From an optimization exercise on the open Yosys and OpenROAD flow, aimed at small area, a short achievable clock period and few clock cycles; shortcuts taken in it are not production practice. The RTL was checked by simulation tests, not by an equivalence proof against the original design. Not every run is shown, and edits may drop behaviour that the tests do not exercise.

Figure 1. Signal wires on met2 (run 1).
Bar = 100 um.
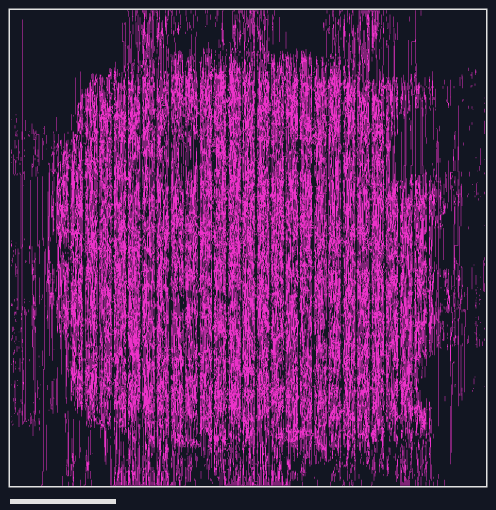
Figure 2. Clock wires, drivers and flops (run 1).
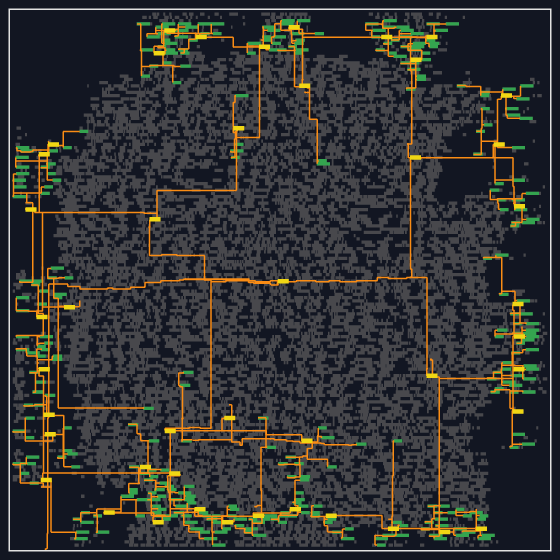
Figure 3. The worst timing path (run 1).
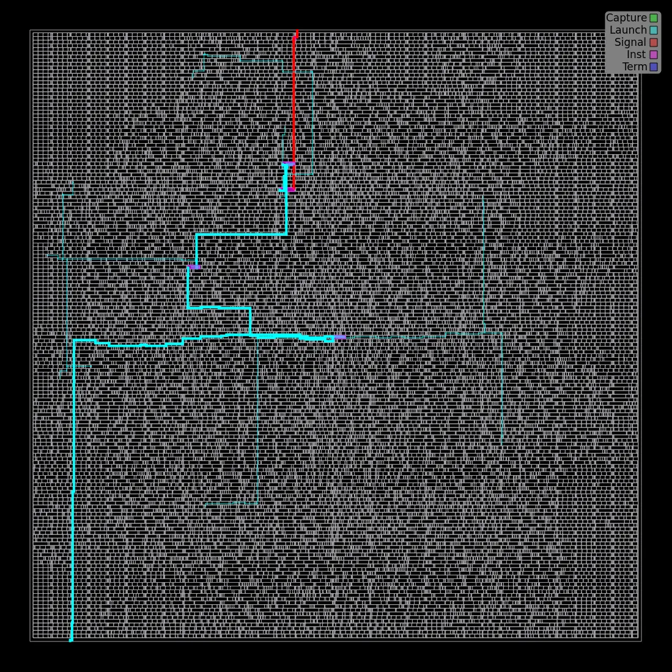
--- flow/design.v: outline only ---
// module konvolusyon_birimi: 12718 lines
// module ardisik_konvolusyon_birimi: 38 lines
module ardisik_konvolusyon_birimi (
    input saat,
    input reset,
    input basla,
    input [127:0] matris,
    input [71:0] filtre1,
    input [71:0] filtre2,
    output reg [127:0] sonuc,
    output reg hazir
);
  // ...
==> flow/flow/run.sh <==
#!/bin/bash
# Own layout flow:
#  1. the standard synthesis, unchanged;
#  2. flow/polarity.py: picks each full adder's polarity so the partial products
#     are NAND gates and the inverters between adders go away (same registers,
#     same function; only fa/and/nand/inv/buf/xor cells between registers change);
#  3. the standard ORFS layout from floorplan to finish, with a larger setup
#     margin for repair_timing so it works toward the period the design can
#     reach rather than stopping at the 32 ns clock.
set -euo pipefail
MARGIN=$(cat flow/setup_margin)
R=orfs/results/${FLOW_PLATFORM}/ardisik_konvolusyon_birimi/base
bash standard.sh synth > synth.log 2>&1
cp $R/1_2_yosys.v yosys_standard.v
python3 flow/polarity.py yosys_standard.v $R/1_2_yosys.v > polarity.log 2>&1
rm -f $R/1_synth.odb
bash standard.sh synth > synth_odb.log 2>&1
for step in floorplan place cts route finish; do
  bash standard.sh SETUP_SLACK_MARGIN=$MARGIN $step > $step.log 2>&1
done
==> flow/flow/setup_margin <==
24.5
==> flow/standard.sh <==
#!/bin/bash
# synth_recipe.tcl (not shown) runs the flow's synth.tcl, then flattens the netlist and writes it again
# the make line also repeats each setting of config.mk as NAME=value (left out here)
make -C /OpenROAD-flow-scripts/flow DESIGN_CONFIG=/design/flow/config.mk WORK_HOME=/design/flow/orfs CLKGATE_MAP_FILE= SYNTH_SCRIPT=/design/flow/synth_recipe.tcl "${@:-finish}"
==> flow/config.mk <==
export PLATFORM = sky130hd
export DESIGN_NAME = ardisik_konvolusyon_birimi
export DESIGN_NICKNAME = ardisik_konvolusyon_birimi
export VERILOG_FILES = /design/flow/design.v
export SDC_FILE = /design/flow/constraint.sdc
export NUM_CORES = 4
export LEC_CHECK = 0
export CAP_MARGIN = 20
export CORE_MARGIN = 2
export CORE_UTILIZATION = 40
export PLACE_DENSITY = 0.6
export SLEW_MARGIN = 20
==> flow/constraint.sdc <==
create_clock -name core_clock -period 32.0 [get_ports {saat}]
set_input_delay 6.4000 -clock core_clock [delete_from_list [all_inputs] [get_ports {saat}]]
set_output_delay 6.4000 -clock core_clock [all_outputs]
set_load 0.01 [all_outputs]
Not shown: flow/flow/polarity.py
==> results.toml, run 1 <==
[routing]
via_per_inst = 6.25
antenna_left = 0
wl_per_cell_um = 33.8
top_layer = "met5"
routed-wl-met2_mm = 161
firstDrtPassIters = 7
dr_wl_met3_mm = 65.7
met1_length_mm = 125
drt-initial-drc-count = 9959
drcViolationCount = 0

[synthesis]
synthCells = 8141
avgSynthCellArea_um2 = 9.81
synth_warnings = 1
syn_area_um2 = 79900
syn_nets = 10500

[finish]
drive_above_1_share = 0.0779
nFillCells = 18900
syn2layout_area_growth_pct = 14.4
fin_nets = 11300

[timing]
finalSetupViolations = 0
max_freq_ghz = 0.128
slew_viol_final = 0
max-slew-margin-rel = 0.199
hold_viol_final = 0
worst_pin_slew_ps = 1200
rsz0062_at_grt = "true"
fin_hold_ws_ps = 507
period_minus_slack_ps = 7810
finalCritPeriodShare = 0.244

[die]
start_util = 0.401
die_w_um = 451
io_pins = 404
core_area_um2 = 199000
rows = 164
die_h_um = 451
die_area_um2 = 203000

[clock_tree]
cts.path.max_buffers = 3
cts_sinks = 331
cts_hold_buffers = 0
cts_tree = "yes"
h-tree-depth = 2
clk_pin_slew_ps = 60
cts-root-buf = "clkbuf_16"
cts_buffers = 45

[critical_path]
cp_max_fo = 1
cp.arrival_ps = 1410
worst-path-buf-inv = 1
cp.depth = 1
cp_slowest_stage_delay_ps = 470
crit_chain = "buf_2"
start_kind = "register"
endpoint_kind = "output pin"
rrSetupSlack_ps = 24440
critPathTopFamily = "flip-flops"
required_ps = 25600
cp_slowest_cell = "edfxtp_1"
crit_type = "reg2out"
r2r_cells = 19

[global_routing]
grt_max_degree = 85
antenna_found_initial = 25
grt_usage = 0.384
grt_pass1_vias = 77600
gr-total-overflow = 0
grt_pass1_wl_mm = 557

[hold_path]
hold_depth = 2
hold_class = "reg2reg"

[flow_run]
drv_cap = 0

[placed_design]
place_congestion = 0.983
dp_hpwl_mm = 237
numPortBuffers = 403

[status]
status = "finished clean"
Testbench counts for the RTL of run 1, summed over its fixed seeds: cycles 776.
About Figure 1:
share of all routed wire: 41%
wire length on this layer: 161 mm
nets with wire on the layer: 9659
longest straight run: 269 um
met2 global-route usage: 0.553
vias: 72600
routed wire length: 392 mm

About Figure 2:
legend:
  yellow:
    item: clock drivers
    count: 45
  orange:
    item: clock wires
    length: 7490 um
  green:
    item: flip-flops
    count: 331
routed clock nets: 46
clk_skew: 77.8 ps
Worst-Skew Late Latency: 770 ps

About Figure 3:
Final WS setup: 24190 ps
Final Non-Filler Cells: 11600
post-route setup TNS: 0 ps
Layout Utilization: 0.459

run 1: stage by stage:
stage	utilization	setup WS (ps)	instance area (um2)	std cells
after CTS	0.456	24170	90800	11500
after global placement	0.449	24060	89500	11500
final	0.459	24190	91400	11600
after global routing	0.459	24190	91300	11600
after detailed placement	0.449	23990	89500	11500
after floorplan	-	24520	79900	8141
run 1: cell usage in the layout (no fill, tap or decap), types with 5 or more instances in the layout:
cell / count
bufinv_16: 6
clkinv_2: 6
buf_6: 47
buf_12: 21
buf_4: 196
dfxtp_2: 59
clkdlybuf4s50_1: 274
xnor3_1: 21
diode_2: 43
dfxtp_1: 107
edfxtp_1: 128
dfxtp_4: 37
mux2_2: 98
xnor2_1: 1123
nand2_1: 3760
nor2b_1: 18
clkbuf_1: 6
nor2_1: 165
xor2_1: 293
a21oi_1: 7
buf_2: 127
clkbuf_8: 8
clkbuf_16: 47
nor3b_1: 11
nand3_1: 15
buf_8: 19
ha_1: 48
o21ai_0: 12
nand2b_1: 18
inv_1: 110
nand3b_1: 9
and3_1: 5
fa_1: 2072
run 1: routing by layer:
metal | track usage | up-vias
li1 | - | 26300
met5 | 0.00260 | -
met3 | 0.171 | 2709
met4 | 0.286 | 28
met2 | 0.553 | 7470
met1 | 0.451 | 36100
run 1: timing repair:
action | in CTS | in global routing
endpoints found under the setup margin | 144 | 144
buffers inserted | 8 | 21
gates resized for setup | 562 | 74
run 1: area by class of cell:
class                           instances  area, um2  share of cell area
Clock inverter                         23        355             0.00389
Clock buffer                           61       1310              0.0143
Timing Repair Buffer                  688       6190              0.0678
Tap cell                             2656       3320              0.0364
Antenna cell                           43        108             0.00118
Inverter                              110        413             0.00452
Multi-Input combinational cell       7700      71600               0.783
Sequential cell                       331       8120              0.0888
## Run 2: what changed since run 1
--- a/flow/flow/run.sh
+++ b/flow/flow/run.sh
@@ -6,5 +6,7 @@
 #     same function; only fa/and/nand/inv/buf/xor cells between registers change);
-#  3. the standard ORFS layout from floorplan to finish, with a larger setup
-#     margin for repair_timing so it works toward the period the design can
-#     reach rather than stopping at the 32 ns clock.
+#  3. the standard ORFS layout from floorplan to finish, with
+#     - a larger setup margin for repair_timing, so it works toward the period
+#       the design can reach rather than stopping at the 32 ns clock;
+#     - every port still buffered, but with buf_1 as the starting buffer
+#       (the resizer upsizes where timing needs it).
 set -euo pipefail
@@ -18,3 +20,4 @@
 for step in floorplan place cts route finish; do
-  bash standard.sh SETUP_SLACK_MARGIN=$MARGIN $step > $step.log 2>&1
+  bash standard.sh SETUP_SLACK_MARGIN=$MARGIN \
+    "BUFFER_PORTS_ARGS=-buffer_cell sky130_fd_sc_hd__buf_1" $step > $step.log 2>&1
 done
==> flow/flow/setup_margin (replaced) <==
24.35
Figure 4. Routing view (run 2).
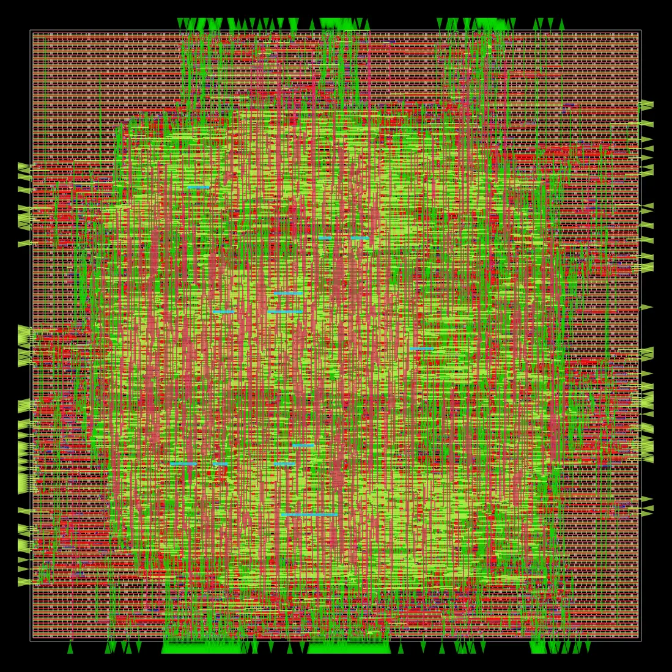
DR WL met2: 157 mm
wl on met1: 125 mm
Total Routing Usage GR: 0.381

==> run 2 against run 1 <==
  * Non-clock buffer count decreased by 21
  * Routed wire length decreased by 0.98%
  * Fmax down 2.2%
  * First-iteration DRC count up 0.13%
  * Utilization down 1.2 points
  * Clock skew is 20 ps lower
  * Critical path depth stayed put
==> results.toml, run 2 <==
[status]
status = "finished clean"

[timing]
max-slew-margin-rel = 0.182
worst_pin_slew_ps = 1230
period_minus_slack_ps = 7980
finalCritPeriodShare = 0.250
rsz0062_at_grt = "true"
slew_viol_final = 0
max_freq_ghz = 0.125
hold_viol_final = 0
fin_skew_ps = 58.1
setup_slack_ps = 24020
fin_setup_tns_ps = 0

[routing]
firstDrtPassIters = 9
via_per_inst = 6.27
drcViolationCount = 0
top_layer = "met5"
antenna_left = 0
drt-initial-drc-count = 9972
dr_wl_met3_mm = 63.5

[placed_design]
place_congestion = 0.993
pre_cts_slack_ps = 24090
dp_cells = 11500
placed_cell_area_um2 = 86900

[synthesis]
synth_warnings = 1
syn_area_um2 = 79900
synthCells = 8141

[clock_tree]
cts_buffers = 46
cts-root-buf = "clkbuf_16"
clk_pin_slew_ps = 70
cts.path.max_buffers = 3
clkLatencyLatePin_ps = 750
cts_tree = "yes"
h-tree-depth = 2

[die]
io_pins = 404
die_h_um = 451
die_area_um2 = 203000
start_util = 0.401
core_area_um2 = 199000
die_w_um = 451
rows = 164

[critical_path]
cp.arrival_ps = 1580
crit_type = "reg2out"
cp_slowest_cell = "edfxtp_1"
cp_max_fo = 1
required_ps = 25600
rrSetupSlack_ps = 24410
cp.depth = 1
worst-path-buf-inv = 1
r2r_cells = 18
start_kind = "register"
crit_chain = "buf_1"
critPathTopFamily = "flip-flops"

[finish]
drive_above_1_share = 0.0678
final_cell_mix = "3760 x nand2_1, 2072 x fa_1, 1123 x xnor2_1"
syn2layout_area_growth_pct = 11.4
fin_nets = 11300
final_common_cell = "nand2_1"
fin_area_um2 = 89000

[global_routing]
antenna_found_initial = 24
gr-total-overflow = 0
grt_pass1_vias = 77400
grt_max_degree = 97
grt_pass1_wl_mm = 553

[hold_path]
hold_class = "reg2reg"
hold_depth = 2

[flow_run]
drv_cap = 0
Figure 5. Signal metal coverage by tile (run 2).
The die is cut into 23 by 23 equal tiles; dark purple is low, yellow is high, scaled to the fullest tile. Values are wire area over tile area, all layers added.
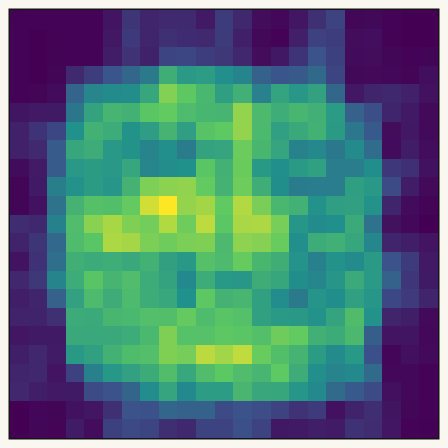
emptiest ninth of the die: upper right
fullest tile: 0.95
tiles over half the peak: 43%
nearly empty tiles: 9.3%
routed wire length: 388 mm
drt wl/cell: 33.5 um
vias: 72600

==> run 2: layout make-up <==
type	count	area, um2
fillers	19200	110000
clock buffers	61	1250
flip-flops and latches	331	8100
diodes	38	95.1
clock inverters	25	325
multi-input cells	7700	71600
repair buffers	667	3880
inverters	110	413
well taps	2656	3320
==> run 2: timing repair <==
| action | CTS | global route |
|---|---|---|
| gates resized for setup | 20 | 90 |
| setup buffers | 2 | 5 |
| endpoints found under the setup margin | 59 | 85 |
| cloned | 0 | 1 |
| endpoints found under the hold margin | 0 | 0 |
| pin swaps | 0 | 0 |
==> run 2: routing by layer <==
metal	global-route usage	up-vias
met5	0	-
met4	0.303	24
met2	0.541	7328
met3	0.162	2669
li1	-	26200
met1	0.450	36400
==> run 2: through the flow <==
| step | hold WS, ps | utilization |
|---|---|---|
| detailed placement | 481 | 0.437 |
| floorplan | 486 | - |
| CTS | 494 | 0.445 |
| finish | 491 | 0.447 |
| global placement | 475 | 0.436 |
| global route | 554 | 0.447 |

==> static timing again, ports no longer ideal <==
Ports are ideal in the flow. The routed layouts listed here were re-timed in OpenROAD.
Step 1 sets driving cells, clkbuf_16 on the clock port and buf_2 on the other inputs (assumed; they add their load-dependent delay and slew).
Step 2 times the ports against the registers' clock, not the clock port: input delays grow and output delays shrink by t, the midpoint of the rising clock arrivals with the driver on.
a / b / c = ideal ports / drivers / drivers and shift; a / b = the first two.
run	t (ns)	setup slack, ns	clock arrival spread, ns	slew at the worst register clock pin (ns)	cell pins on the clock port's net
run 1	0.815	24.193 / 24.109 / 24.073	0.077 / 0.078	0.09 / 0.09	1
run 2	0.832	24.015 / 23.908 / 24.406	0.060 / 0.060	0.08 / 0.08	1
After both steps every run listed still meets setup and hold. The setup slack of run 1, which loses most, moves by -0.084 ns with the drivers and by -0.120 ns with both steps.
